Context: an optimization exercise on an open-source flow, tuned for small area. The choices shown serve that exercise and are no tape-out recipe.
At most, simulation tests tie the RTL to the original design; equivalence was not proved.
The series may have gaps, and a smaller design here may also do less where the tests do not look.
Only the layout flow was run in run 6; the RTL was not checked for function there.
No activity file was given, so power comes from the tool's default toggle rates.

### The metal 4 layer, run 1

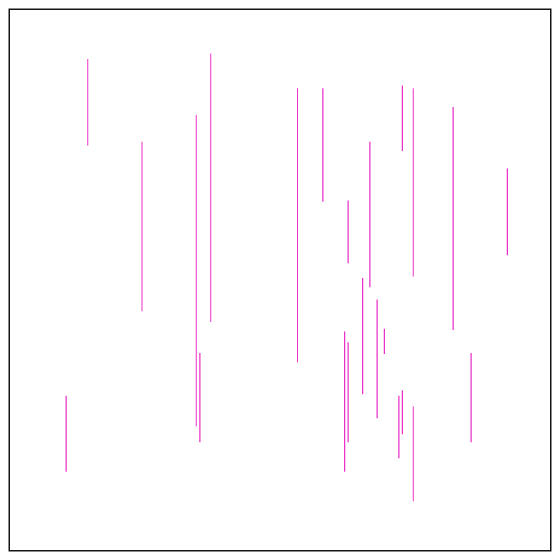
### Placement by cell class, run 1

The bar under the picture is 50 um long.
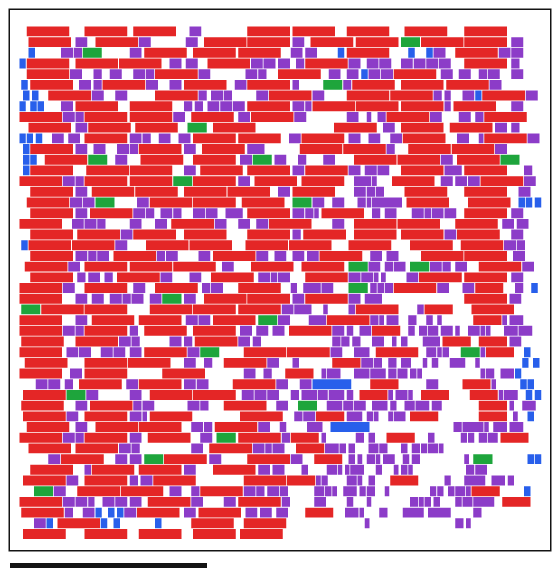
### Signal wires by layer, run 1

Only two layers are drawn.
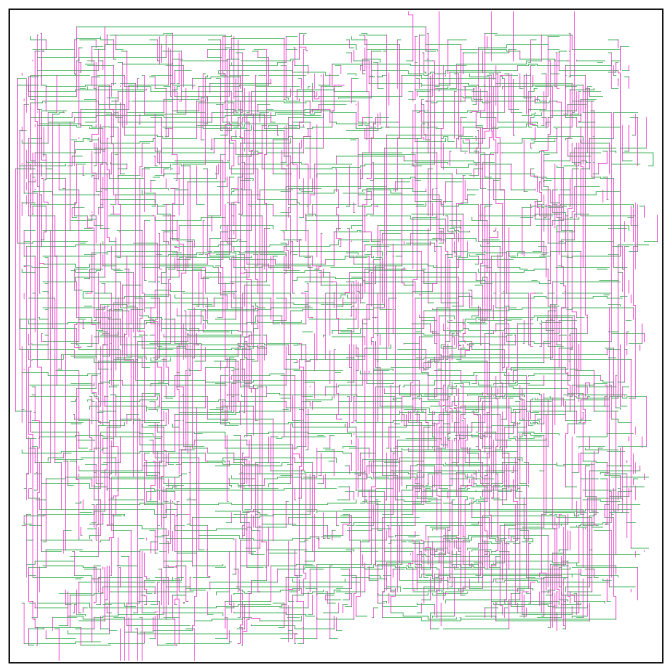
### Signal wires on met2, run 1

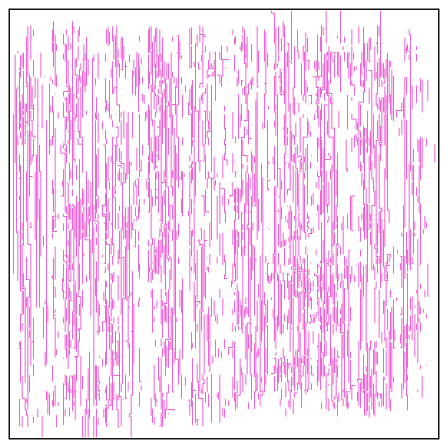
**constraint.sdc**
```tcl
create_clock -name core_clock -period 5.0 [get_ports {clk}]
set_input_delay 1.0000 -clock core_clock [delete_from_list [all_inputs] [get_ports {clk}]]
set_output_delay 1.0000 -clock core_clock [all_outputs]
set_load 0.01 [all_outputs]
```
**standard.sh**
```bash
#!/bin/bash
# synth_recipe.tcl (not shown) runs the flow's synth.tcl, then flattens the netlist and writes it again
# the make line also repeats each setting of config.mk as NAME=value (left out here)
make -C /OpenROAD-flow-scripts/flow DESIGN_CONFIG=/design/flow/config.mk WORK_HOME=/design/flow/orfs CLKGATE_MAP_FILE= SYNTH_SCRIPT=/design/flow/synth_recipe.tcl "${@:-finish}"
```
**config.mk**
```make
export PLATFORM = sky130hd
export DESIGN_NAME = cacheline
export DESIGN_NICKNAME = cacheline
export VERILOG_FILES = /design/flow/design.v
export SDC_FILE = /design/flow/constraint.sdc
export NUM_CORES = 4
export LEC_CHECK = 0
export CAP_MARGIN = 0
export CORE_MARGIN = 2
export CORE_UTILIZATION = 70
export GPL_TIMING_DRIVEN = 0
export SLEW_MARGIN = 0
```
**design.v**
```verilog
module cacheline (
    input clk,
    input reset,
    input os_req,
    input [8-1:0] hitmap,
    input user_req,
    input [32-1:0] addr,
    output reg hit
);
    reg [32-1:0] tags [8-1:0];
    reg [8-1:0] valid;
    reg [8-1:0] metadata;        
    reg [8-1:0] policy_hitmap;   
    reg [3-1:0] victim_way;  
    wire [8-1:0] match;
    genvar g;
    generate
        for (g = 0; g < 8; g = g + 1) begin : cmp
            assign match[g] = valid[g] & policy_hitmap[g] & (tags[g] == addr);
        end
    endgenerate
    wire any_match = |match;
    wire [8-1:0] hit_oh = match & ~(match - 1'b1);
    wire [8-1:0] cand = policy_hitmap & ~metadata;
    wire [8-1:0] vsrc = (|cand) ? cand : policy_hitmap;
    reg [3-1:0] vb;
    integer k;
    always @* begin
        vb = victim_way;
        for (k = 8-1; k >= 0; k = k - 1)
            if (vsrc[k]) vb = k;
    end
    wire lookup = !reset && !os_req && user_req;
    wire miss = lookup && !any_match;
    integer i;
    always @(posedge clk) begin
        for (i = 0; i < 8; i = i + 1)
            if (miss && vb == i) tags[i] <= addr;
    end
    always @(posedge clk) begin
        if (reset) begin
            valid <= 0;
            metadata <= 0;
            policy_hitmap <= 0;
            victim_way <= 0;
            hit <= 1'b0;
        end else if (os_req) begin
            policy_hitmap <= hitmap;
            hit <= 1'b0;
        end else if (user_req) begin
            hit <= any_match;
            if (any_match) begin
                metadata <= metadata | hit_oh;
            end else begin
                victim_way <= vb;
                for (i = 0; i < 8; i = i + 1) begin
                    if (vb == i) valid[i] <= 1'b1;
                    if (policy_hitmap[i]) metadata[i] <= (vb == i);
                end
            end
        end
    end
endmodule
```
**flow/run.sh**
```bash
#!/bin/bash
# Standard ORFS layout (standard.sh) with these changes: ports are
# buffered with buf_2, synthesis buffers are removed at floorplan, and CTS
# builds small clkbuf_8 leaf clusters without dummy loads.
set -euo pipefail
cd "$(dirname "$0")/.."
export BUFFER_PORTS_ARGS="-buffer_cell sky130_fd_sc_hd__buf_2"
export REMOVE_ABC_BUFFERS=1
export CTS_ARGS="-sink_clustering_enable -repair_clock_nets -dont_use_dummy_load -buf_list {sky130_fd_sc_hd__clkbuf_8} -sink_clustering_size 14 -sink_clustering_max_diameter 60"
bash standard.sh finish > standard.log 2>&1
```
==> metrics.md, run 1 <==
| Metric | Value |
|---|---|
| Status | complete, no violations |
| Setup crit start kind | input pin |
| Worst-Skew Late Latency | approximately 0.56 ns |
| Simple-gate area share of the yosys netlist | between 8 and 9% |
| Layout fillers | 1048 |
| Die W | 137.4 um |
| Hold WC Path Type | reg2reg |
| Sw power | approximately 0.94 mW |
| Switching part of the total | 23.03% |
| Ys Warns | 2 |
| Count leader, synth | edfxtp_1 |
| Std cell rows | between 40 and 50 |
| Commonest non-fill, non-tap cell in the layout | edfxtp_1 |
| DR iter-0 viols | 634 |
| Residual DRC | 0 |
| Crit path required time | 5.15 ns |
| Hold Buf Count CTS | 0 |
| Io pins | 45 |
| Pwr Density | 313.2 mW/mm^2 |
| Critical Path End Type | flip-flop |
| XOR/XNOR Fraction of Synth Area | 18.01% |
| CTS tree | yes |
| Maximum VDD drop | 0.3056 mV |
| Clk network pwr share | 27.2% |
| Final worst slack | 0.7860 ns |
| Die Span Y | 137.4 um |
| ANT nets after route | 0 |
| Reg clk slew, reported paths | 0.10 ns |
| Reg-to-reg startpoint | tags[6][7]$_DFFE_PP_ |
| FF-to-FF path depth | 9 |
| Filler-free cell count of the finished design | 1097 |
| Final period util | a little over four fifths |
| Worst Hold End | valid[0]$_SDFFE_PP0P_ |
| Multiplexer share of the synthesized area | 0.9245% |
| Final setup viols | 0 |
| Crit path max-delay family | simple AND/OR/NAND/NOR gates |
| Final core utilization | 75.48% |
| Sequential standard cell area | just over 0.008 mm^2 |
| Tmin final | 4.214 ns |
| Post-DP HPWL | 17.09 mm |
| Hold Path Depth | 2 |
About 'The metal 4 layer':
The layer carries 744 um of wire. The longest straight run is 78.9 um. The wires run mostly vertical. The layer holds 2.8% of the routed length. 17 nets have wire on it.

About 'Placement by cell class':
Key: purple = remaining logic cells [cells 518]; blue = remaining buffers and delay cells [cells 46]; green = clock-net drivers [cells 24]; red = registers [cells 284]

About 'Signal wires by layer':
Key: green = M1 [wire length 11300 um]; magenta = M2 [wire length 12700 um]

About 'Signal wires on met2':
764 nets have wire on it. The longest straight run is 78.2 um. The layer carries 12700 um of wire. The wires run mostly vertical.
final wirelength: 26.74 mm
vias after detailed routing: 6923
M2 GR Usage: 46.46%

run 1: power groups by stage:
stage	combinational [mW]	clock [mW]	sequential, mW
floorplan	0.176	0	2.69
global placement	0.323	0	2.70
detailed placement	0.343	0	2.70
CTS	0.345	1.13	2.64
global route	0.374	1.20	2.65
finish	0.346	1.11	2.64
run 1: per-layer routing:
metal | wire length, um | vias to the layer above | track usage [%]
met3 | 2010 | 47 | 5.077
met4 | 743 | 0 | 8.992
li1 | - | 3117 | -
met2 | 12670 | 301 | 46.46
met5 | 0 | - | 0
met1 | 11320 | 3458 | 42.12
run 1: sequential cells by signal, indices dropped and copies added (netlist names):
signal / count
hit: 1
metadata: 8
policy_hitmap: 8
tags: 256
valid: 8
victim_way: 3
run 1: worst reg2reg max path: stages, from the launching register on:
cell and delay, ns:
edfxtp_1 0.39, xor2_1 0.15, nor4_1 0.84, nand4_1 0.47, nor3_1 0.45, nor3_1 0.18, and3_4 0.32, nand3b_2 0.32
nor2_4 0.16, buf_16 0.22
run 1: area by class of cell:
cell class	count	area share [%]
Multi-Input combinational cell	511	30.07
Inverter	7	0.2006
Timing Repair Buffer	46	2.101
Clock buffer	24	2.521
Tap cell	225	2.149
Sequential cell	284	62.95
==> run 1 -> run 2 <==
==> run.sh (new file) <==
#!/bin/bash
# synth_recipe.tcl (not shown) runs the flow's synth.tcl, then flattens the netlist and writes it again
# the make line also repeats each setting of config.mk as NAME=value (left out here)
make -C /OpenROAD-flow-scripts/flow DESIGN_CONFIG=/design/flow/config.mk WORK_HOME=/design/flow/orfs CLKGATE_MAP_FILE= SYNTH_SCRIPT=/design/flow/synth_recipe.tcl finish
--- a/config.mk
+++ b/config.mk
@@ -6,7 +6,6 @@
 export NUM_CORES = 4
 export LEC_CHECK = 0
-export CAP_MARGIN = 0
+export CAP_MARGIN = 20
 export CORE_MARGIN = 2
-export CORE_UTILIZATION = 70
-export GPL_TIMING_DRIVEN = 0
-export SLEW_MARGIN = 0
+export CORE_UTILIZATION = 40
+export SLEW_MARGIN = 20
removed: flow/run.sh
removed: standard.sh
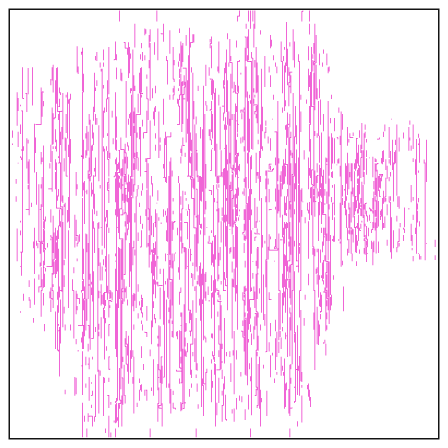
*Signal wires on met2, run 2*
The layer holds 47% of the routed length. The longest straight run is 107 um.

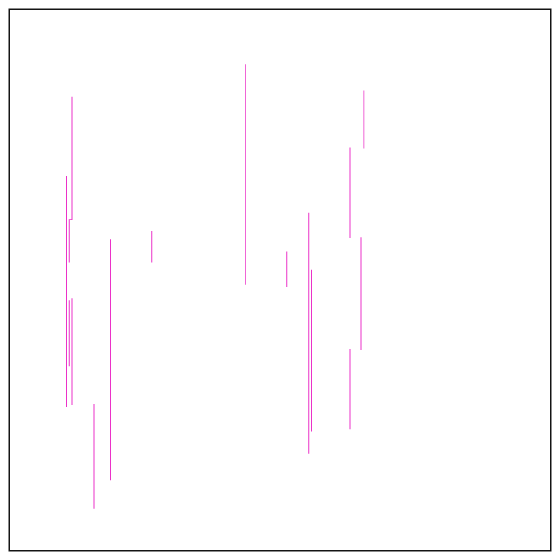
*The metal 4 layer, run 2*
9 nets have wire on it. The longest straight run is 80.2 um. The layer carries 647 um of wire.
final wirelength: 29.82 mm
vias after detailed routing: 6977

==> run 2 against run 1 <==
Effect of this change:
- critical endpoint is now tags[2][9]$_DFFE_PP_
- final area rose by 14%
- critical path depth rose by 2
- die area rose by 73%
- register-to-register slack improved by 0.08 ns
- still clean on timing, DRC and antenna
- via count rose by 0.78%
- synthesized cell count did not move
- clock skew fell by 0.0056 ns
- final cell count rose by 25%
- combinational power rose by 23%
- sequential power barely moved
==> metrics.md, run 2 <==
| Metric | Value |
|---|---|
| Status | complete, no violations |
| DR iter-0 viols | 609 |
| Worst Hold End | valid[0]$_SDFFE_PP0P_ |
| Reg-to-reg startpoint | policy_hitmap[6]$_SDFFE_PP0P_ |
| FF-to-FF path depth | 9 |
| Max reg flops | 256 |
| Seq group | 2.64 mW |
| Layout fillers | 2687 |
| Worst reg2reg endpoint | tags[2][9]$_DFFE_PP_ |
| Setup crit start kind | input pin |
| Clk network pwr share | between 40% and 50% |
| CTS tree | yes |
| Crit path required time | 5.17 ns |
| Crit path max-delay family | simple AND/OR/NAND/NOR gates |
| Pwr Density | 352.3 mW/mm^2 |
| Cell mode on critical path | buf_4 |
| Tmin final | ~4.2 ns |
| Maximum VDD drop | 0.2565 mV |
| Comb group | 0.426 mW |
| Hold Path Depth | 2 |
| Die W | 180.4 um |
| Residual DRC | 0 |
| Ys Warns | 2 |
| Final setup viols | 0 |
| Critical Path End Type | flip-flop |
| Std cell rows | 64 |
| Top power group | registers |
| Post-DP HPWL | 20.34 mm |
| Switching part of the total | 22.93% |
| Final period util | 84.65% |
| Io pins | 45 |
| WP depth | 11 |
| Hold Buf Count CTS | 0 |
| Clk. pwr | 2.20 mW |
| Worst-Skew Late Latency | 0.59 ns |
| Reg clk slew, reported paths | 0.06 ns |
| Commonest non-fill, non-tap cell in the layout | edfxtp_1 |
| Count leader, synth | edfxtp_1 |
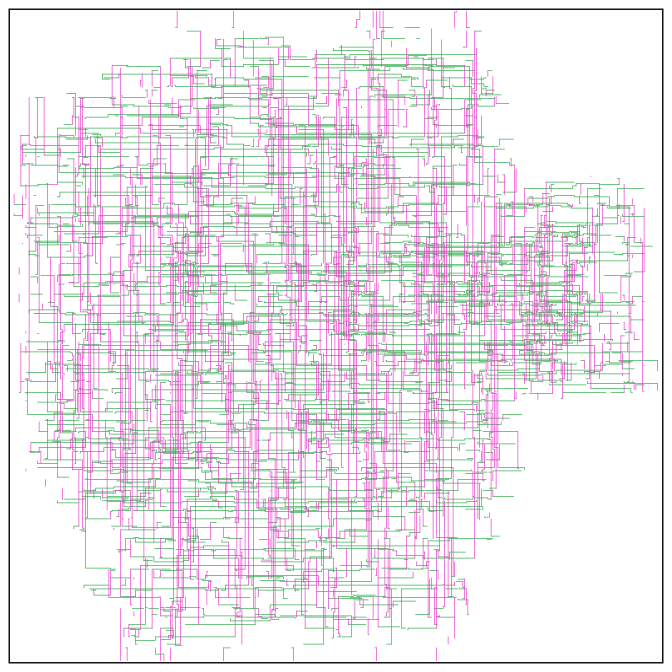
*Signal wires by layer, run 2*
Only two layers are drawn.
Key: green = M1 [wire length 13800 um]; magenta = M2 [wire length 14100 um]
total track usage: 18.31%
drt wl/cell: 21.72 um

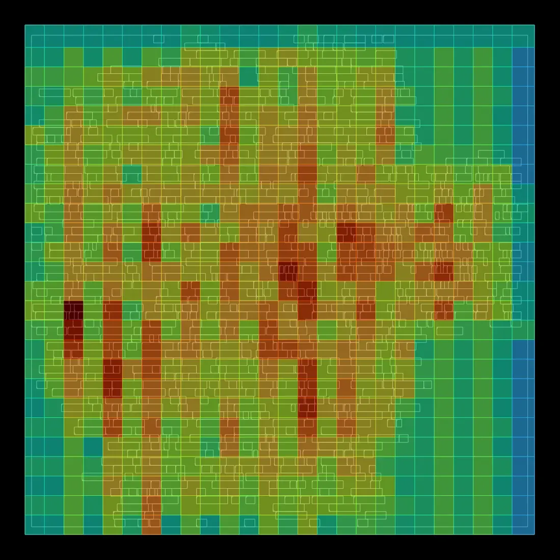
*Congestion heat map, run 2*
layer with the highest usage: met2
grt met1 use: 26.25%
Global Route met3 Usage: 2.890%
M2 GR Usage: 29.34%

## run 2: kinds of logic (layout without fill, tap and decap cells)
group	count (synthesis)	after routing	synth area share [%]
AOI/OAI and AO/OA	54	54	3.236
xor gates and xnor gates	256	256	18.01
buffers and inverters	47	182	2.593
DFF	284	284	66.24
muxes	11	11	0.9245
and+or+nand+nor	190	190	8.994
## run 2: per-stage QoR
stage                     worst slack (ns)  cells  util [%]  area (um^2)
after floorplan                     0.7252    842         -        12450
after global placement              0.2964   1315     45.44        13900
after detailed placement            0.2096   1316     45.53        13930
after CTS                           0.7936   1371     48.70        14900
after global routing                0.5652   1373     48.85        14940
final                               0.7677   1373     48.85        14940
## run 2: cell type report
type	count	area, um^2	area share (%)
Multi-Input combinational cell	511	3940	26.36
Tap cell	396	495.5	3.315
Inverter	7	26.28	0.1758
Timing Repair Buffer	120	1264	8.456
Clock buffer	36	773.2	5.174
Clock inverter	19	197.7	1.323
Sequential cell	284	8248	55.19
## run 2: metal layers
layer	vias to the layer above	GRT usage, %	part of all wire (%)
met5	-	0	0
met4	0	4.387	2.2
met3	39	2.890	4.2
met2	150	29.34	47
met1	3478	26.25	46
li1	3310	-	-
==> run 3: a larger rewrite; changed files in full <==
removed: run.sh
==> design.v <==
module cacheline (
    input clk,
    input reset,
    input os_req,
    input [8-1:0] hitmap,
    input user_req,
    input [32-1:0] addr,
    output reg hit
);
    reg [32-1:0] tags [8-1:0];
    reg [8-1:0] valid;
    reg [8-1:0] metadata;        
    reg [8-1:0] policy_hitmap;   
    reg [3-1:0] victim_way;  
    wire [32-1:0] naddr = ~addr;
    wire [8-1:0] tag_eq;
    genvar g;
    generate
        for (g = 0; g < 8; g = g + 1) begin : cmp
            cl_tag_eq u_eq (.tag(tags[g]), .naddr(naddr), .eq(tag_eq[g]));
        end
    endgenerate
    wire [8-1:0] match = valid & policy_hitmap & tag_eq;
    wire any_match = |match;
    wire [8-1:0] hit_oh = match & ~(match - 1'b1);
    wire [8-1:0] cand = policy_hitmap & ~metadata;
    wire [8-1:0] vsrc = (|cand) ? cand : policy_hitmap;
    wire [8-1:0] vfirst = vsrc & ~(vsrc - 1'b1);
    wire [3-1:0] venc = {|vfirst[7:4], |{vfirst[7:6], vfirst[3:2]},
                                       |{vfirst[7], vfirst[5], vfirst[3], vfirst[1]}};
    wire [3-1:0] vb = (|policy_hitmap) ? venc : victim_way;
    wire lookup = !reset && !os_req && user_req;
    wire miss = lookup && !any_match;
    integer i;
    always @(posedge clk) begin
        for (i = 0; i < 8; i = i + 1)
            if (miss && vb == i) tags[i] <= addr;
    end
    always @(posedge clk) begin
        if (reset) begin
            valid <= 0;
            metadata <= 0;
            policy_hitmap <= 0;
            victim_way <= 0;
            hit <= 1'b0;
        end else if (os_req) begin
            policy_hitmap <= hitmap;
            hit <= 1'b0;
        end else if (user_req) begin
            hit <= any_match;
            if (any_match) begin
                metadata <= metadata | hit_oh;
            end else begin
                victim_way <= vb;
                for (i = 0; i < 8; i = i + 1) begin
                    if (vb == i) valid[i] <= 1'b1;
                    if (policy_hitmap[i]) metadata[i] <= (vb == i);
                end
            end
        end
    end
endmodule
module cl_tag_eq (
    input [32-1:0] tag,
    input [32-1:0] naddr,
    output eq
);
    localparam P = 32 / 2;
    wire [P-1:0] lo_diff;    
    wire [P-1:0] pair_eq;
    wire [P/4-1:0] quad_ne;
    genvar b;
    generate
        for (b = 0; b < P; b = b + 1) begin : pr
            cl_oai22  u_o (.a0(tag[2*b]), .b0(naddr[2*b]),
                           .a1(tag[2*b+1]), .b1(naddr[2*b+1]), .y(lo_diff[b]));
            cl_aoi221 u_a (.a0(tag[2*b]), .b0(naddr[2*b]),
                           .a1(tag[2*b+1]), .b1(naddr[2*b+1]), .c(lo_diff[b]),
                           .y(pair_eq[b]));
        end
        for (b = 0; b < P/4; b = b + 1) begin : qd
            cl_nand4 u_n (.a(pair_eq[4*b]), .b(pair_eq[4*b+1]),
                          .c(pair_eq[4*b+2]), .d(pair_eq[4*b+3]), .y(quad_ne[b]));
        end
    endgenerate
    cl_nor4 u_r (.a(quad_ne[0]), .b(quad_ne[1]), .c(quad_ne[2]), .d(quad_ne[3]), .y(eq));
endmodule
module cl_oai22 (input a0, input b0, input a1, input b1, output y);
    assign y = ~((a0 | b0) & (a1 | b1));
endmodule
module cl_aoi221 (input a0, input b0, input a1, input b1, input c, output y);
    assign y = ~((a0 & b0) | (a1 & b1) | c);
endmodule
module cl_nand4 (input a, input b, input c, input d, output y);
    assign y = ~(a & b & c & d);
endmodule
module cl_nor4 (input a, input b, input c, input d, output y);
    assign y = ~(a | b | c | d);
endmodule
==> flow/run.sh <==
#!/bin/bash
# The standard layout (standard.sh) with these changes:
#  - after floorplan, every combinational cell starts at its smallest size
#    (downsize.tcl); the resizer's repair steps upsize what needs it
#  - ports are buffered with buf_2, synthesis buffers are removed at floorplan
#  - CTS builds small clkbuf_8 leaf clusters without dummy loads
# Each ORFS step writes its full log under orfs/logs; make's output goes to
# standard.log.
set -euo pipefail
cd "$(dirname "$0")/.."
F=$(pwd)/flow
export POST_FLOORPLAN_TCL=$F/downsize.tcl
export BUFFER_PORTS_ARGS="-buffer_cell sky130_fd_sc_hd__buf_2"
export REMOVE_ABC_BUFFERS=1
export CTS_ARGS="-sink_clustering_enable -repair_clock_nets -dont_use_dummy_load -buf_list {sky130_fd_sc_hd__clkbuf_8} -sink_clustering_size 14 -sink_clustering_max_diameter 60"
bash standard.sh finish > standard.log 2>&1
==> flow/downsize.tcl <==
# Swap every combinational cell for the smallest cell of the same function
# (drive strength _1, or _0 where that is the smallest); the resizer's later
# repair steps upsize what timing, slew or capacitance needs.
set n 0
foreach inst [[ord::get_db_block] getInsts] {
  set m [[$inst getMaster] getName]
  if {![regexp {^(sky130_fd_sc_hd__([a-z0-9]+))_(\d+)$} $m -> base func sz]} { continue }
  if {[regexp {^(df|edf|sdf|dl|clk|tap|fill|decap|conb|diode)} $func]} { continue }
  foreach s {0 1} {
    if {"${base}_$s" eq $m} { break }
    set lc [get_lib_cells -quiet */${base}_$s]
    if {[llength $lc] && ![get_property $lc dont_use]} {
      replace_cell [$inst getName] ${base}_$s
      incr n
      break
    }
  }
}
puts "downsize: $n cells swapped"
==> standard.sh <==
#!/bin/bash
# synth_recipe.tcl (not shown) runs the flow's synth.tcl, then flattens the netlist and writes it again
# the make line also repeats each setting of config.mk as NAME=value (left out here)
make -C /OpenROAD-flow-scripts/flow DESIGN_CONFIG=/design/flow/config.mk WORK_HOME=/design/flow/orfs CLKGATE_MAP_FILE= SYNTH_SCRIPT=/design/flow/synth_recipe.tcl "${@:-finish}"
==> config.mk <==
export PLATFORM = sky130hd
export DESIGN_NAME = cacheline
export DESIGN_NICKNAME = cacheline
export VERILOG_FILES = /design/flow/design.v
export SDC_FILE = /design/flow/constraint.sdc
export NUM_CORES = 4
export LEC_CHECK = 0
export CAP_MARGIN = 0
export CORE_MARGIN = 2
export CORE_UTILIZATION = 70
export GPL_TIMING_DRIVEN = 0
export SLEW_MARGIN = 0
export SYNTH_HIERARCHICAL = 1
export SYNTH_MINIMUM_KEEP_SIZE = 0
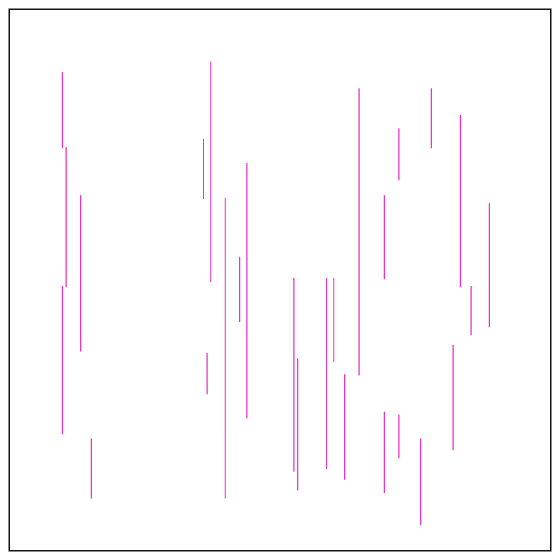
*The metal 4 layer, run 3*
The longest straight run is 76.2 um. 19 nets have wire on it.

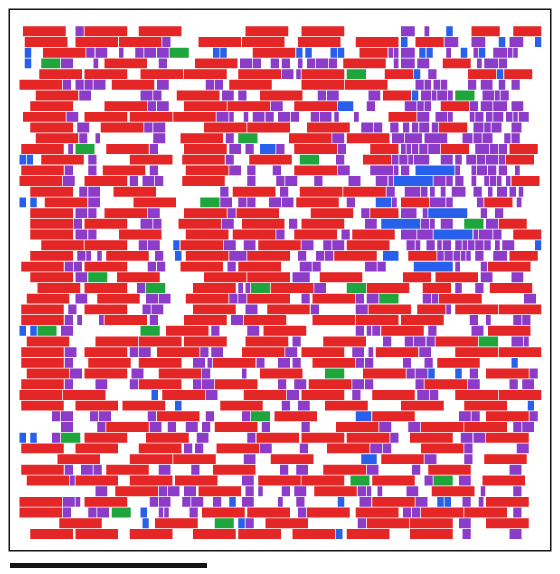
*Placement by cell class, run 3*
The bar under the picture is 50 um long.
final core utilization: 72.79%
fraction of area in registers: 65.28%

==> run 3 against run 2 <==
Effect of this change:
- largest cell class unchanged
- sequential share of layout area up 10 points
- global-route usage increased by 10 points
- final area fell by 15%
- clock power decreased by about 50%
- register-to-register slack got worse by 0.74 ns
- first-iteration DRC count rose by 16%
- clock skew grew 0.0025 ns
- critical path type unchanged
- final cell count is 21% lower
- still clean
- non-clock buffer count down 64
- worst setup slack got worse by 0.52 ns
==> metrics.md, run 3 <==
| Metric | Value |
|---|---|
| Status | complete, no violations |
| XOR/XNOR Fraction of Synth Area | 0% |
| Ys Warns | 9 |
| Pwr Density | 323.1 mW/mm^2 |
| Largest family of logic cells by synthesized area | compound AO/OA/AOI/OAI gates |
| Routability cong. | 0.8852 |
| Sequential standard cell area | around 0.0082 mm^2 |
| Maximum VDD drop | 0.2670 mV |
| Sw power | approximately 0.93 mW |
| Worst Hold End | valid[5]$_SDFFE_PP0P_ |
| Post-DP HPWL | between 15 and 20 mm |
| Final period util | 95.07% |
| Commonest non-fill, non-tap cell in the layout | edfxtp_1 |
| Residual DRC | 0 |
| Clock Sinks | 284 |
| Die W | 137.3 um |
| Layout fillers | 1156 |
| Simple-gate area share of the yosys netlist | 5.680% |
| Final setup viols | 0 |
| Reg-to-reg startpoint | policy_hitmap[7]$_SDFFE_PP0P_ |
| Top power group | registers |
| CTS tree | yes |
| Hold Buf Count CTS | 0 |
| Worst reg2reg endpoint | tags[3][7]$_DFFE_PP_ |
| Tmin final | 4.753 ns |
| Max reg flops | ~260 |
| # port buffers | 44 |
| Count leader, synth | edfxtp_1 |
| Clk network pwr share | 27.1% |
| Critical Path End Type | flip-flop |
| Drt wl/cell | 25.06 um |
| Total track usage | 28.57% |
| FF-to-FF path depth | 9 |
| Worst-Skew Late Latency | 0.56 ns |
| Std cell rows | 48 |
| Core Area | 0.01736 mm^2 |
| Crit path max-delay family | simple AND/OR/NAND/NOR gates |
| ANT nets after route | 0 |
| Compound-Gate Fraction of Synth Area | 25.69% |
| Hold Path Depth | 2 |
| Clk. pwr | 1.11 mW |
| Hold WC Path Type | reg2reg |
| Multiplexer share of the synthesized area | 0.6434% |
| Adder-cell share of the synthesized area | 0% |
| Io pins | between 40 and 50 |
| Setup crit start kind | input pin |
| Comb group | 0.324 mW |
| Switching part of the total | 22.68% |
| Seq group | 2.65 mW |
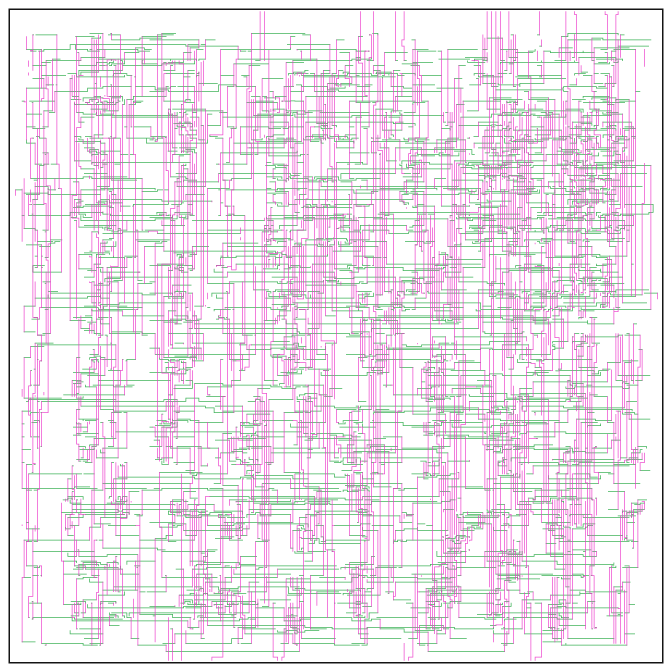
*Signal wires by layer, run 3*
Only two layers are drawn.
vias after detailed routing: 8003
final wirelength: 27.01 mm

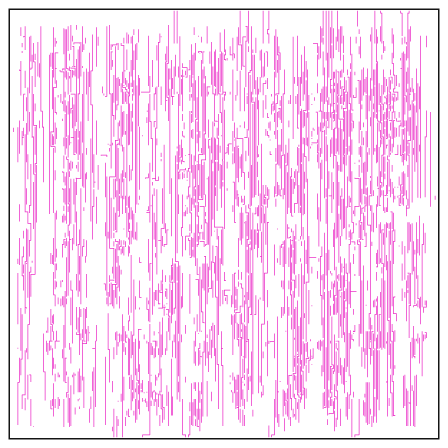
*Signal wires on met2, run 3*
The longest straight run is 86.7 um. The layer holds 51% of the routed length. The wires run mostly vertical. 841 nets have wire on it.
M2 GR Usage: 49.83%

run 3: metrics by stage:
step	worst slack (ns)	util (%)	total power, mW	area [um^2]	std cells
finish	0.2467	72.79	4.082	12630	1078
CTS	0.1206	72.62	4.099	12600	1077
detailed placement	-0.6148	70.68	3.021	12270	1053
global placement	-3.219	69.02	2.985	11980	1041
floorplan	-0.6226	-	2.949	12400	772
global route	0.03684	72.78	4.206	12630	1077
run 3: area by class of cell:
class | instances | share of cell area (%)
flip-flops and latches | 284 | 65.28
multi-input cells | 444 | 24.97
well taps | 225 | 2.228
repair buffers | 56 | 3.585
inverters | 44 | 1.307
diodes | 1 | 0.01981
clock buffers | 24 | 2.614
run 3: layer usage:
layer	track usage, %	wire length, um	vias to the layer above
li1	-	-	3598
met1	37.17	10380	4005
met2	49.83	13750	336
met3	4.599	2025	62
met4	8.591	850	2
met5	0	13	-
run 3: Yosys stat by module, one instance, submodules excluded, excerpt:
module / flip-flops and latches / copies in the design
cl_nand4: 0 / 32
cl_aoi221: 0 / 128
cl_oai22: 0 / 128
cacheline: 284 / 1
cl_nor4: 0 / 8
==> run 3 -> run 4 <==
--- a/design.v
+++ b/design.v
@@ -22,5 +22,15 @@
     endgenerate
     wire [8-1:0] match = valid & policy_hitmap & tag_eq;
-    wire any_match = |match;
+    wire [8-1:0] vp = valid & policy_hitmap;
+    wire [8-1:0] nmatch;
+    wire no_match_lo, no_match_hi;
+    generate
+        for (g = 0; g < 8; g = g + 1) begin : nm
+            cl_nand2 u_n (.a(tag_eq[g]), .b(vp[g]), .y(nmatch[g]));
+        end
+    endgenerate
+    cl_and4 u_lo (.a(nmatch[0]), .b(nmatch[1]), .c(nmatch[2]), .d(nmatch[3]), .y(no_match_lo));
+    cl_and4 u_hi (.a(nmatch[4]), .b(nmatch[5]), .c(nmatch[6]), .d(nmatch[7]), .y(no_match_hi));
+    wire any_match = !(no_match_lo && no_match_hi);
     wire [8-1:0] hit_oh = match & ~(match - 1'b1);
     wire [8-1:0] cand = policy_hitmap & ~metadata;
@@ -32,8 +42,22 @@
     wire lookup = !reset && !os_req && user_req;
     wire miss = lookup && !any_match;
+    wire [8-1:0] we, nwe;
+    wire [32-1:0] tag_next [8-1:0];
+    genvar j;
+    generate
+        for (g = 0; g < 8; g = g + 1) begin : wr
+            wire sel = lookup && vb == g;
+            cl_and3  u_w (.a(sel), .b(no_match_lo), .c(no_match_hi), .y(we[g]));
+            cl_nand3 u_n (.a(sel), .b(no_match_lo), .c(no_match_hi), .y(nwe[g]));
+            for (j = 0; j < 32; j = j + 1) begin : bt
+                cl_hold u_h (.we(we[g]), .nwe(nwe[g]), .d(addr[j]), .q(tags[g][j]),
+                             .y(tag_next[g][j]));
+            end
+        end
+    endgenerate
     integer i;
     always @(posedge clk) begin
         for (i = 0; i < 8; i = i + 1)
-            if (miss && vb == i) tags[i] <= addr;
+            tags[i] <= tag_next[i];
     end
     always @(posedge clk) begin
@@ -86,4 +110,19 @@
     cl_nor4 u_r (.a(quad_ne[0]), .b(quad_ne[1]), .c(quad_ne[2]), .d(quad_ne[3]), .y(eq));
 endmodule
+module cl_nand2 (input a, input b, output y);
+    assign y = ~(a & b);
+endmodule
+module cl_and3 (input a, input b, input c, output y);
+    assign y = a & b & c;
+endmodule
+module cl_nand3 (input a, input b, input c, output y);
+    assign y = ~(a & b & c);
+endmodule
+module cl_hold (input we, input nwe, input d, input q, output y);
+    assign y = (we | q) & (nwe | d);
+endmodule
+module cl_and4 (input a, input b, input c, input d, output y);
+    assign y = a & b & c & d;
+endmodule
 module cl_oai22 (input a0, input b0, input a1, input b1, output y);
     assign y = ~((a0 | b0) & (a1 | b1));
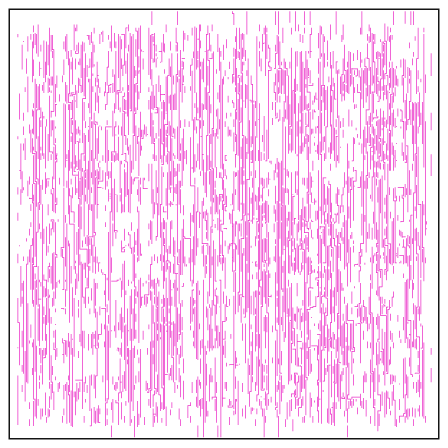
*Signal wires on met2, run 4*
The wires run mostly vertical. The longest straight run is 52.0 um. The layer holds 47% of the routed length. 1079 nets have wire on it. The layer carries 15000 um of wire.

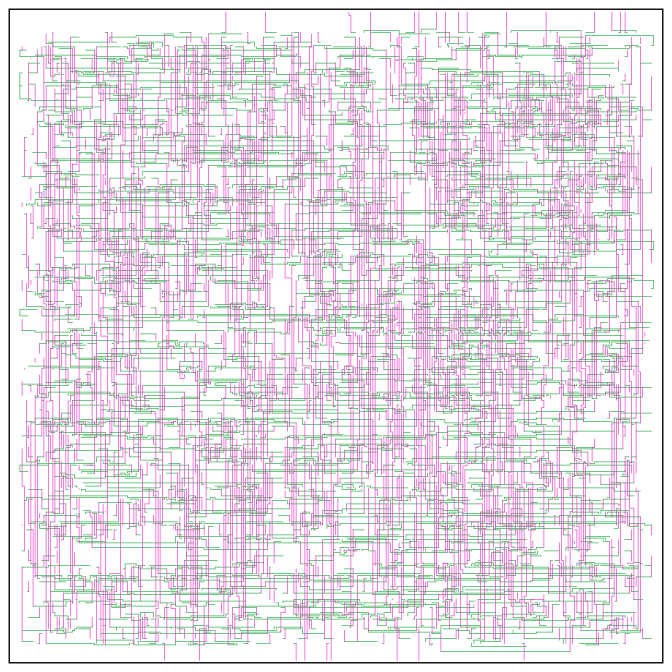
*Signal wires by layer, run 4*
Only two layers are drawn.
Key: magenta = M2 [wire length 15000 um]; green = M1 [wire length 13900 um]
final wirelength: 31.68 mm
drt wl/cell: 23.66 um
total track usage: 32.76%

==> run 4 against run 3 <==
Effect of this change:
- sequential power increased by about 50%
- synthesized cell count increased by 35%
- area after synthesis decreased by 0.83%
- final area decreased by 3.6%
- via count increased by 28%
- routed wire length increased by 17%
- non-clock buffer count decreased by 12
- worst setup slack improved by 0.35 ns
- clock-buffer cell count unchanged
- critical path depth decreased by 3
- largest power group unchanged
==> metrics.md, run 4 <==
| Metric | Value |
|---|---|
| Die W | 136.8 um |
| Final worst slack | 0.5940 ns |
| Number of signal-net buffers in the layout | between 40 and 50 |
| Critical Path End Type | flip-flop |
| Switching part of the total | 30.51% |
| #MultiIn Comb | 725 |
| Core Area | 0.01730 mm^2 |
| CTS tree | yes |
| Clock buf count | 24 |
| Hold WC Path Type | reg2reg |
| Final setup viols | 0 |
| Reg clk slew, reported paths | 0.08 ns |
| Setup crit start kind | input pin |
| Crit path max-delay family | simple AND/OR/NAND/NOR gates |
| Commonest non-fill, non-tap cell in the layout | dfxtp_1 |
| Final period util | between 80% and 90% |
| Maximum VDD drop | 0.4809 mV |
| Filler-free cell count of the finished design | 1339 |
| Uppermost layer routed | met4 |
| Routability cong. | about 0.89 |
| Layout fillers | 1316 |
| Final instance area | 0.01218 mm^2 |
| Tap Count | 225 |
| Residual DRC | 0 |
| Dpl cell area | 0.01185 mm^2 |
| Max reg flops | 256 |
| Comb group | 1.87 mW |
| Hold Buf Count CTS | 0 |
| Status | complete, no violations |
| Seq cells | roughly 280 |
| Clk. pwr | 1.13 mW |
| Area of the multi-input gates | 0.005520 mm^2 |
| ANT nets after route | 0 |
| Fraction of area in multi-input gates | around 45% |
| # port buffers | between 40 and 50 |
| Io pins | 45 |
| Fraction of area in registers | 46.69% |
| Ys Warns | 9 |
| FF-to-FF path depth | 10 |
| Worst-Skew Late Latency | 0.56 ns |
| Top power group | registers |
| Sw power | 2.130 mW |
| Clk network pwr share | 16.2% |
| Clock-cell share of area | 2.713% |
| Crit path required time | 5.47 ns |
| Seq group | 3.98 mW |
| Non-clk buf share | 1.808% |
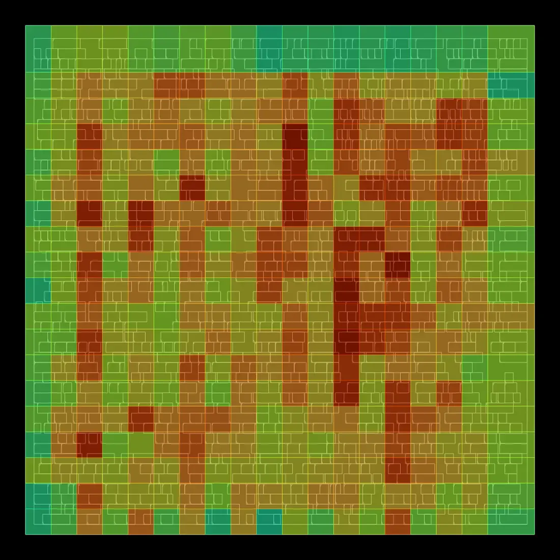
*Congestion heat map, run 4*
M2 GR Usage: 53.81%
final core utilization: 70.40%
grt met1 use: 44.94%

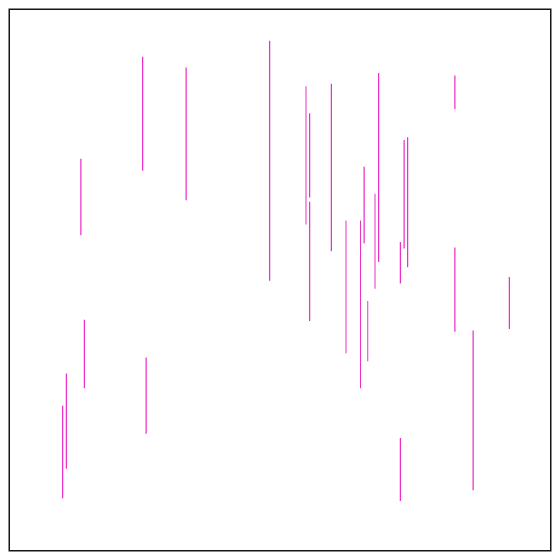
*The metal 4 layer, run 4*
The layer holds 2.2% of the routed length. 20 nets have wire on it.
vias after detailed routing: 10231

-- run 4: worst max path at each step --
stage               startpoint                         end  slack (ns)  cells after the start
floorplan             addr[13]          tags[0][0]$_DFF_P_        1.57                      9
global placement      addr[11]         tags[5][23]$_DFF_P_       -0.02                     10
detailed placement    addr[10]  victim_way[1]$_SDFFE_PP0P_        0.19                     12
CTS                   addr[10]  victim_way[1]$_SDFFE_PP0P_        0.75                     12
global route          addr[26]  victim_way[1]$_SDFFE_PP0P_        0.38                     12
finish                addr[10]  victim_way[1]$_SDFFE_PP0P_        0.59                     12
-- run 4: metal layers --
metal	global-route usage, %	vias up
li1	-	4684
met1	44.94	5138
met2	53.81	352
met3	5.444	57
met4	8.763	0
met5	0	-
-- run 4: worst reg2reg max path, delay by kind of cell (launching register included) --
family	cells	cell delay (ns)
compound gates	5	1.96
simple gates	4	1.60
flops	1	0.50
buf+inv	1	0.13
-- run 4: cells by family after synthesis --
logic type,Yosys count,share of synthesized area [%]
compound gates,566,43.94
flops,284,46.07
simple gates,148,7.320
buf+inv,49,1.734
mux,11,0.9428
==> run 4 -> run 5 <==
--- a/flow/run.sh
+++ b/flow/run.sh
@@ -11,6 +11,6 @@
 F=$(pwd)/flow
 export POST_FLOORPLAN_TCL=$F/downsize.tcl
-export BUFFER_PORTS_ARGS="-buffer_cell sky130_fd_sc_hd__buf_2"
+export BUFFER_PORTS_ARGS="-buffer_cell sky130_fd_sc_hd__buf_1"
 export REMOVE_ABC_BUFFERS=1
-export CTS_ARGS="-sink_clustering_enable -repair_clock_nets -dont_use_dummy_load -buf_list {sky130_fd_sc_hd__clkbuf_8} -sink_clustering_size 14 -sink_clustering_max_diameter 60"
+export CTS_ARGS="-sink_clustering_enable -repair_clock_nets -dont_use_dummy_load -buf_list {sky130_fd_sc_hd__clkbuf_8} -sink_clustering_size 18 -sink_clustering_max_diameter 70"
 bash standard.sh finish > standard.log 2>&1
--- a/config.mk
+++ b/config.mk
@@ -8,6 +8,7 @@
 export CAP_MARGIN = 0
 export CORE_MARGIN = 2
-export CORE_UTILIZATION = 70
+export CORE_UTILIZATION = 75
 export GPL_TIMING_DRIVEN = 0
+export PLACE_DENSITY = 0.8
 export SLEW_MARGIN = 0
 export SYNTH_HIERARCHICAL = 1
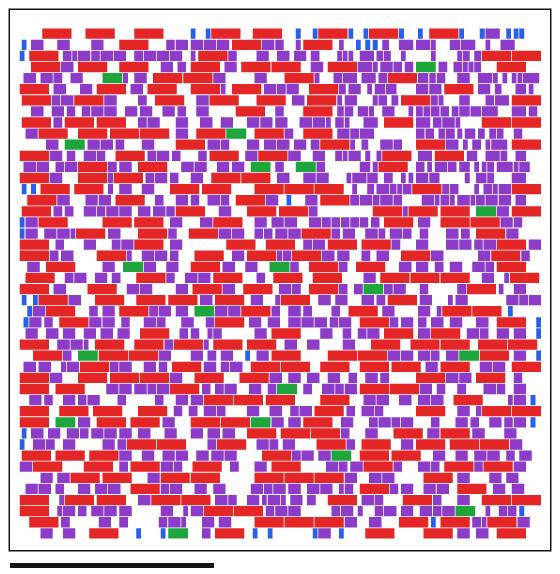
*Placement by cell class, run 5*
The bar under the picture is 50 um long.
Key: blue = remaining buffers and delay cells [cells 44]; purple = remaining logic cells [cells 762]; red = registers [cells 284]; green = clock-net drivers [cells 19]
final core utilization: 75.26%
final instance area: 0.01204 mm^2

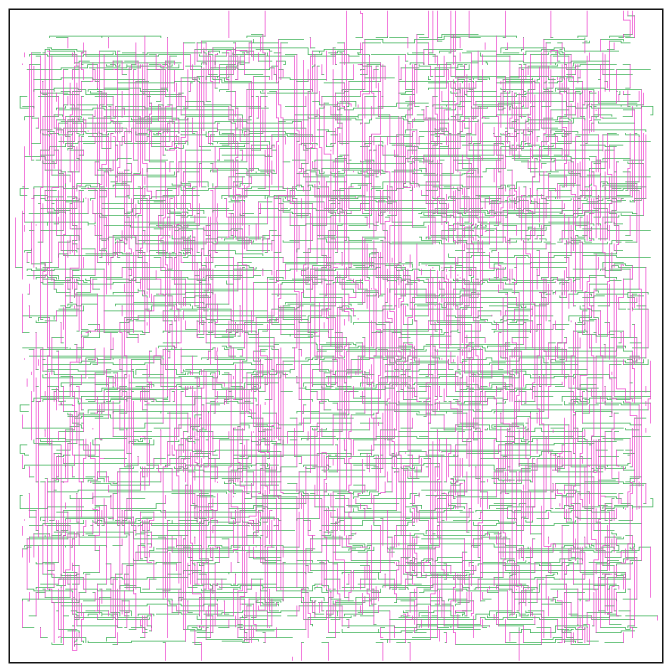
*Signal wires by layer, run 5*
Only two layers are drawn.
Key: green = M1 [wire length 13100 um]; magenta = M2 [wire length 14600 um]
drt wl/cell: 24.05 um
final wirelength: 31.87 mm
total track usage: 34.74%
vias after detailed routing: 10299

==> run 5 against run 4 <==
Effect of this change:
- highest routed layer is now met5
- critical path type unchanged
- die area down 6.5%
- sequential power about the same
- worst setup slack worse by 0.19 ns
- area after synthesis unchanged
- worst hold slack worse by 0.010 ns
- clock skew up 0.0074 ns
- register-to-register slack worse by 0.14 ns
- routed wire length up 0.61%
- first-iteration DRC count down 5.4%
- utilization up 4.9 points
==> metrics.md, run 5 <==
| Metric | Value |
|---|---|
| Seq cells | 284 |
| Layout fillers | 1224 |
| Area of the multi-input gates | 0.005520 mm^2 |
| Clock-cell share of area | 2.172% |
| Simple-gate area share of the yosys netlist | 7.320% |
| Critical Path End Type | flip-flop |
| Clock Sinks | 284 |
| Status | complete, no violations |
| Setup crit start kind | input pin |
| M1 WL | 13.10 mm |
| Maximum VDD drop | 0.4212 mV |
| ANT cells | 0 |
| Largest family of logic cells by synthesized area | compound AO/OA/AOI/OAI gates |
| Crit path required time | 5.45 ns |
| Met2 wire length | 14.59 mm |
| Final setup viols | 0 |
| Multiplexer share of the synthesized area | 0.9428% |
| FF-to-FF path depth | 10 |
| Ys Warns | 9 |
| Pwr Density | 571.9 mW/mm^2 |
| Hold Buf Count CTS | 0 |
| Dpl cell area | 0.01178 mm^2 |
| DR iter-0 viols | approximately 1000 |
| Adder-cell share of the synthesized area | 0% |
| Total power | 6.886 mW |
| Tap Count | 216 |
| #MultiIn Comb | 725 |
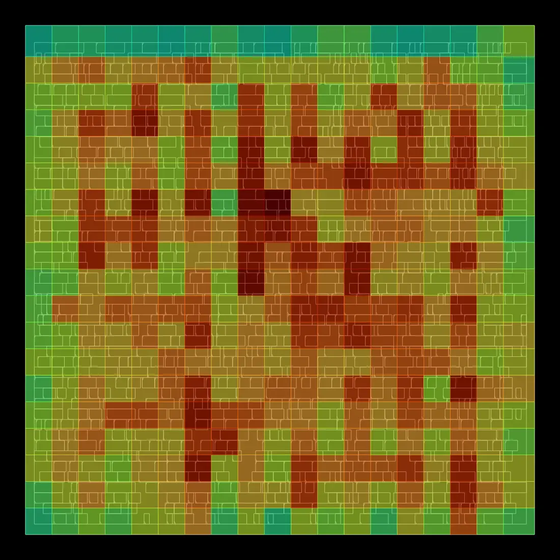
*Congestion heat map, run 5*
M2 GR Usage: 55.50%
Global Route met3 Usage: 7.612%
grt met1 use: 46.35%

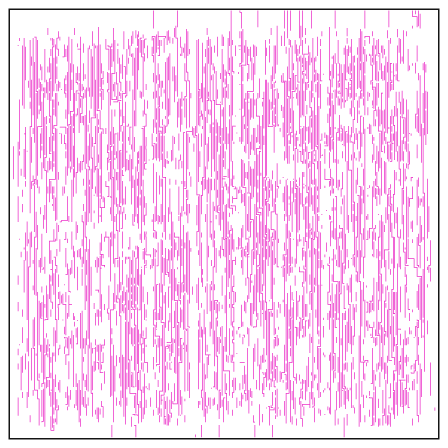
*Signal wires on met2, run 5*
The layer carries 14600 um of wire. 1069 nets have wire on it. The layer holds 46% of the routed length.

-- run 5: changes by cell type in the layout (fill, tap and decap cells not counted) --
cell,change
buf_2,-44
clkbuf_8,-5
buf_1,+44
-- run 5: report_power, final --
| part | internal, mW | leakage (nW) | switching (mW) |
|---|---|---|---|
| sequential | 3.25 | 2.38 | 0.729 |
| clock | 0.345 | 0.137 | 0.674 |
| combinational | 1.16 | 1.57 | 0.723 |
| total | 4.76 | 4.09 | 2.13 |
-- run 5: final timing paths --
| check | slack [ns] | from | end |
|---|---|---|---|
| worst max-delay path | 0.40 | addr[26] | victim_way[1]$_SDFFE_PP0P_ |
| worst min-delay path | 0.50 | victim_way[0]$_SDFFE_PP0P_ | victim_way[0]$_SDFFE_PP0P_ |
| worst max register to register | 0.57 | policy_hitmap[6]$_SDFFE_PP0P_ | tags[7][29]$_DFF_P_ |
| worst min register to register | 0.50 | victim_way[0]$_SDFFE_PP0P_ | victim_way[0]$_SDFFE_PP0P_ |
-- run 5: worst max-delay path, delay by kind of cell --
family | cells | cell delay, ns
AO/OA/AOI/OAI | 2 | 0.61
buffers and inverters | 2 | 0.60
multiplexers | 1 | 0.38
AND/OR/NAND/NOR | 7 | 2.43
==> run 6: a larger rewrite; changed files in full <==
removed: flow/run.sh
removed: flow/downsize.tcl
removed: standard.sh
==> design.v <==
module cacheline (
    input clk,
    input reset,
    input os_req,
    input [8-1:0] hitmap,
    input user_req,
    input [32-1:0] addr,
    output reg hit
);
    reg [32-1:0] tags [8-1:0];
    reg [8-1:0] metadata;
    reg [8-1:0] valid;
    reg [8-1:0] policy_hitmap;
    wire [8-1:0] nru_mask;
    assign nru_mask[4] = !policy_hitmap[4];
    assign nru_mask[5] = !policy_hitmap[5];
    assign nru_mask[6] = !policy_hitmap[6];
    assign nru_mask[7] = !policy_hitmap[7];
    assign nru_mask[2] = !policy_hitmap[2];
    assign nru_mask[3] = !policy_hitmap[3];
    assign nru_mask[1] = !policy_hitmap[1];
    assign nru_mask[0] = !policy_hitmap[0];
    reg [3-1:0] victim_way;
    reg [3-1:0] hit_way;
    wire [32-1:0] tags_0;
    wire [32-1:0] tags_1;
    wire [32-1:0] tags_2;
    wire [32-1:0] tags_3;
    wire [32-1:0] tags_4;
    wire [32-1:0] tags_5;
    wire [32-1:0] tags_6;
    wire [32-1:0] tags_7;
    assign tags_0 = tags[0];
    assign tags_1 = tags[1];
    assign tags_2 = tags[2];
    assign tags_3 = tags[3];
    assign tags_4 = tags[4];
    assign tags_5 = tags[5];
    assign tags_6 = tags[6];
    assign tags_7 = tags[7];
    task switch_domain;
        input [8-1:0] _hitmap; 
        begin
            policy_hitmap[4] = _hitmap[4];
            policy_hitmap[5] = _hitmap[5];
            policy_hitmap[6] = _hitmap[6];
            policy_hitmap[7] = _hitmap[7];
            policy_hitmap[2] = _hitmap[2];
            policy_hitmap[3] = _hitmap[3];
            policy_hitmap[1] = _hitmap[1];
            policy_hitmap[0] = _hitmap[0];
        end
    endtask
    task flush_cache;
        begin
            if (policy_hitmap[0]) begin
                tags[0] = 0;
                valid[0] = 0;
            end
            if (policy_hitmap[1]) begin
                tags[1] = 0;
                valid[1] = 0;
            end
            if (policy_hitmap[2]) begin
                tags[2] = 0;
                valid[2] = 0;
            end
            if (policy_hitmap[3]) begin
                tags[3] = 0;
                valid[3] = 0;
            end
            if (policy_hitmap[4]) begin
                tags[4] = 0;
                valid[4] = 0;
            end
            if (policy_hitmap[5]) begin
                tags[5] = 0;
                valid[5] = 0;
            end
            if (policy_hitmap[6]) begin
                tags[6] = 0;
                valid[6] = 0;
            end
            if (policy_hitmap[7]) begin
                tags[7] = 0;
                valid[7] = 0;
            end
        end
    endtask
    task update_nru;
        input [3-1:0] hit_ways;
        begin
            if (!nru_mask[hit_ways]) begin
                metadata[hit_ways] = 1;
            end
        end
    endtask
    task find_nru_victim;
        begin
            if (!nru_mask[0] && !metadata[0]) begin
                victim_way = 0;
            end
            else if (!nru_mask[1] && !metadata[1]) begin
                victim_way = 1;
            end
            else if (!nru_mask[2] && !metadata[2]) begin
                victim_way = 2;
            end
            else if (!nru_mask[3] && !metadata[3]) begin
                victim_way = 3;
            end
            else if (!nru_mask[4] && !metadata[4]) begin
                victim_way = 4;
            end
            else if (!nru_mask[5] && !metadata[5]) begin
                victim_way = 5;
            end
            else if (!nru_mask[6] && !metadata[6]) begin
                victim_way = 6;
            end
            else if (!nru_mask[7] && !metadata[7]) begin
                victim_way = 7;
            end else begin
                if (!nru_mask[0]) begin
                    victim_way = 0;
                end else if (!nru_mask[1]) begin
                    victim_way = 1;
                end else if (!nru_mask[2]) begin
                    victim_way = 2;
                end else if (!nru_mask[3]) begin
                    victim_way = 3;
                end else if (!nru_mask[4]) begin
                    victim_way = 4;
                end else if (!nru_mask[5]) begin
                    victim_way = 5;
                end else if (!nru_mask[6]) begin
                    victim_way = 6;
                end else if (!nru_mask[7]) begin
                    victim_way = 7;
                end
            end
            metadata = (nru_mask & metadata);
        end
    endtask
    task check_hit;
        input [32-1:0] _addr;
        begin
            if (valid[0] && tags[0] == _addr && policy_hitmap[0]) begin
                hit = 1;
                hit_way = 0;
            end else if (valid[1] && tags[1] == _addr && policy_hitmap[1]) begin
                hit = 1;
                hit_way = 1;
            end else if (valid[2] && tags[2] == _addr && policy_hitmap[2]) begin
                hit = 1;
                hit_way = 2;
            end else if (valid[3] && tags[3] == _addr && policy_hitmap[3]) begin
                hit = 1;
                hit_way = 3;
            end else if (valid[4] && tags[4] == _addr && policy_hitmap[4]) begin
                hit = 1;
                hit_way = 4;
            end else if (valid[5] && tags[5] == _addr && policy_hitmap[5]) begin
                hit = 1;
                hit_way = 5;
            end else if (valid[6] && tags[6] == _addr && policy_hitmap[6]) begin
                hit = 1;
                hit_way = 6;
            end else if (valid[7] && tags[7] == _addr && policy_hitmap[7]) begin
                hit = 1;
                hit_way = 7;
            end else begin
                hit = 0;
            end
        end
    endtask
    always @(posedge clk) begin
        if (reset) begin
            tags[0] = 0;
            tags[1] = 0;
            tags[2] = 0;
            tags[3] = 0;
            tags[4] = 0;
            tags[5] = 0;
            tags[6] = 0;
            tags[7] = 0;
            metadata = 0;
            valid = 0;
            policy_hitmap = 0;
            victim_way = 0;
            hit_way = 0;
            hit = 0;
        end else if (os_req) begin
            switch_domain(hitmap);
            hit = 0;
        end else if (user_req) begin
            check_hit(addr);
            if (hit) begin
                update_nru(hit_way);
            end else begin
                find_nru_victim();
                update_nru(victim_way);
                tags[victim_way] = addr;
                valid[victim_way] = 1;
            end
        end
    end
endmodule
==> run.sh <==
#!/bin/bash
# synth_recipe.tcl (not shown) runs the flow's synth.tcl, then flattens the netlist and writes it again
# the make line also repeats each setting of config.mk as NAME=value (left out here)
make -C /OpenROAD-flow-scripts/flow DESIGN_CONFIG=/design/flow/config.mk WORK_HOME=/design/flow/orfs CLKGATE_MAP_FILE= SYNTH_SCRIPT=/design/flow/synth_recipe.tcl finish
==> config.mk <==
export PLATFORM = sky130hd
export DESIGN_NAME = cacheline
export DESIGN_NICKNAME = cacheline
export VERILOG_FILES = /design/flow/design.v
export SDC_FILE = /design/flow/constraint.sdc
export NUM_CORES = 4
export LEC_CHECK = 0
export CAP_MARGIN = 20
export CORE_MARGIN = 2
export CORE_UTILIZATION = 40
export SLEW_MARGIN = 20
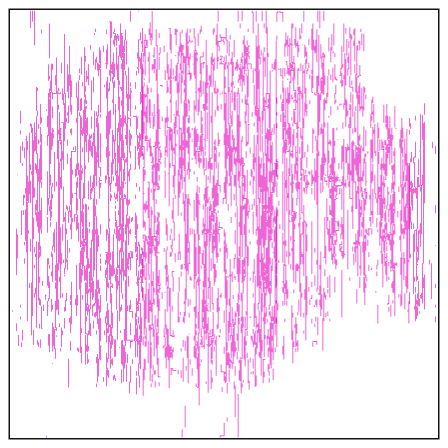
*Signal wires on met2, run 6*
The wires run mostly vertical. 1402 nets have wire on it.

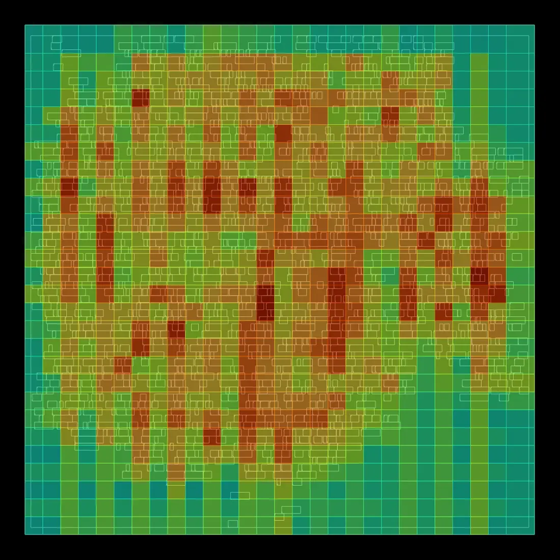
*Congestion heat map, run 6*
total track usage: 22.40%
grt met1 use: 30.88%
M2 GR Usage: 37.23%
Global Route met3 Usage: 2.595%
drt wl/cell: 19.78 um

==> run 6 against run 5 <==
Effect of this change:
- total power fell by 9.8%
- still clean
- worst hold slack worse by 0.029 ns
- sequential power shrank 35%
- final cell count rose by 64%
- first-iteration DRC count shrank 16%
- die area grew 120%
- critical path type unchanged
- register-to-register slack improved by 0.64 ns
- largest power group unchanged
- highest routed layer is now met4
- routed wire length grew 35%
- largest cell class is now multi-input combinational cells
- global-route usage decreased by 12 points
- combinational power is 34% lower
==> metrics.md, run 6 <==
| Metric | Value |
|---|---|
| Layout fillers | 3522 |
| ANT nets after route | 0 |
| Filler-free cell count of the finished design | 2178 |
| Compound-Gate Fraction of Synth Area | 5.377% |
| Routability cong. | 0.9269 |
| Multiplexer share of the synthesized area | 15.61% |
| Tmin final | 4.418 ns |
| Die Span Y | 197.3 um |
| Total power | between 6 and 7 mW |
| Final worst slack | 0.5820 ns |
| Status | complete, no violations |
| Critical Path End Type | flip-flop |
| Ys Warns | 2 |
| Post-Place Setup Slack | 0.06158 ns |
| Setup crit start kind | input pin |
| Reg2Reg Setup Slack | approximately 1.2 ns |
| FF-to-FF path depth | 12 |
| Dpl cell area | between 0.015 and 0.02 mm^2 |
| Hold Buf Count CTS | 0 |
| Sequential standard cell area | 0.005746 mm^2 |
| Area of the multi-input gates | 0.008308 mm^2 |
| Slew Limit Fails | 0 |
| Final setup viols | 0 |
| Crit path from | addr[24] |
| CTS tree | yes |
| Worst Hold End | tags[0][7]$_SDFFE_PP0P_ |
| Maximum VDD drop | 0.3152 mV |
| Worst reg2reg endpoint | tags[3][28]$_SDFFE_PP0P_ |
| Max reg flops | 256 |
| DR iter-0 viols | 852 |
| Crit path required time | 5.50 ns |
| Hold WC Path Type | reg2reg |
| Adder-cell share of the synthesized area | less than 1% |
| Io pins | 45 |
| Placed Cells | roughly 2100 |
| XOR/XNOR Fraction of Synth Area | 14.95% |
| Largest family of logic cells by synthesized area | simple AND/OR/NAND/NOR gates |
| Simple-gate area share of the yosys netlist | 18.75% |
| Reg clk slew, reported paths | ~0.06 ns |
| Clock Sinks | about 290 |
| Worst-Skew Late Latency | about 0.58 ns |
| Commonest non-fill, non-tap cell in the layout | dfxtp_1 |
| Die W | 197.3 um |
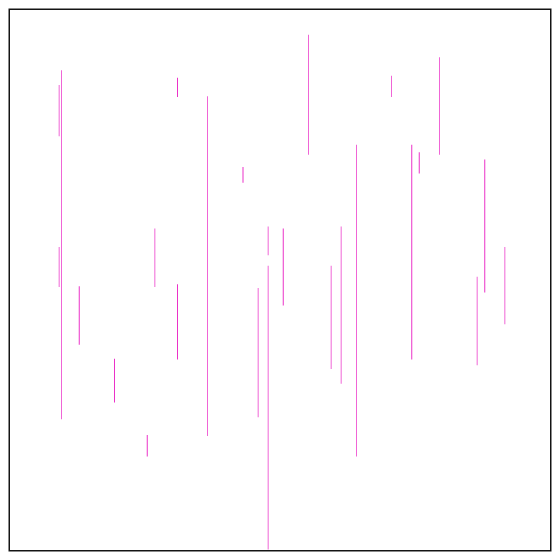
*The metal 4 layer, run 6*
vias after detailed routing: 11657
final wirelength: 43.09 mm

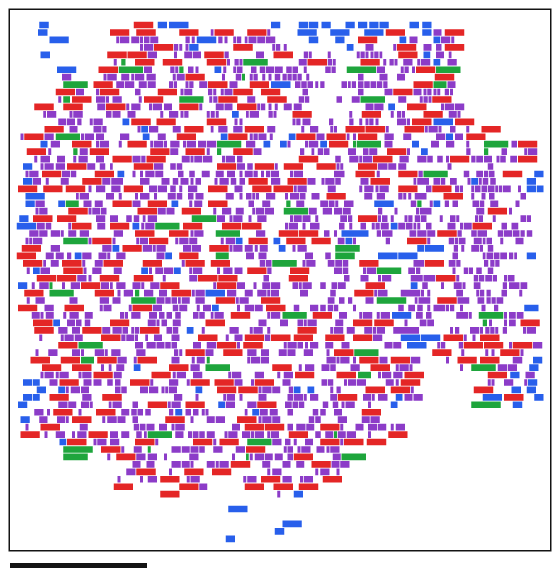
*Placement by cell class, run 6*
The bar under the picture is 50 um long.
fraction of area in registers: 33.53%
final core utilization: 46.69%
final instance area: 0.01714 mm^2
std cell rows: 70
Core Area: 0.03670 mm^2

-- run 6: changes by cell type after synthesis, moves of 56 or more --
cell	delta
o22ai_1	-126
nor2_1	+257
o22a_1	-255
buf_2	+59
xor2_1	+220
a21oi_1	+56
nor4_1	+84
a221oi_2	-128
nand2_1	+76
mux2i_1	+225
-- run 6: power by group --
group / switching [mW] / internal (mW)
combinational: 0.736 / 0.518
sequential: 0.116 / 2.45
clock: 0.968 / 1.42
total: 1.82 / 4.39
-- run 6: critical path: cells and delay by family --
| family | cells | cell delay (ns) |
|---|---|---|
| buffers and inverters | 2 | 1.04 |
| and+or+nand+nor | 7 | 1.64 |
| xor gates and xnor gates | 1 | 0.13 |
| AOI/OAI and AO/OA | 3 | 0.75 |
| adders and majority gates | 1 | 0.35 |
-- run 6: layer usage --
metal,up-vias,GRT usage [%],routed length [um]
met5,-,0,0
met4,0,5.709,1064
met3,62,2.595,2097
met2,291,37.23,19830
met1,5604,30.88,20090
li1,5700,-,-
-- run 6: cell type report --
class                           instances  area share (%)
Clock buffer                           43           5.082
Tap cell                              468           3.417
Multi-Input combinational cell       1220           48.48
Sequential cell                       287           33.53
Timing Repair Buffer                  124           7.901
Clock inverter                         15           1.124
Inverter                               21          0.4600

port drivers added, routing unchanged:
How much do the figures lean on ideal ports? The routed layouts below were timed once more, with nothing changed but the port constraints.
Step 1 (the two cells are an assumption about what drives the block):
set clk [get_ports {clk}]
set_driving_cell -lib_cell sky130_fd_sc_hd__clkbuf_16 $clk
set_driving_cell -lib_cell sky130_fd_sc_hd__buf_2 [delete_from_list [all_inputs] $clk]
Step 2 also shifts input and output timing later by t, the mid clock arrival at the registers, as if the neighbouring blocks saw the same clock.
Slacks: ideal / step 1 / step 2; pairs: ideal / step 1.
| run | shift t [ns] | setup WS [ns] | hold slack, ns |
|---|---|---|---|
| run 1 | 0.573 | 0.786 / 0.805 / 0.232 | 0.458 / 0.458 / 0.458 |
| run 2 | 0.611 | 0.768 / 0.794 / 0.183 | 0.447 / 0.447 / 0.447 |
| run 3 | 0.578 | 0.247 / 0.263 / -0.315 | 0.490 / 0.490 / 0.490 |
| run 4 | 0.583 | 0.594 / 0.617 / 0.034 | 0.508 / 0.508 / 0.508 |
| run 5 | 0.573 | 0.403 / 0.423 / -0.150 | 0.498 / 0.498 / 0.498 |
| run 6 | 0.619 | 0.582 / 0.607 / -0.011 | 0.468 / 0.468 / 0.468 |
Met with ideal ports but missed after step 2: setup timing in run 3, run 5 and run 6. For run 6, which loses most, drivers alone change the setup slack by +0.025 ns; drivers and shift together by -0.593 ns.
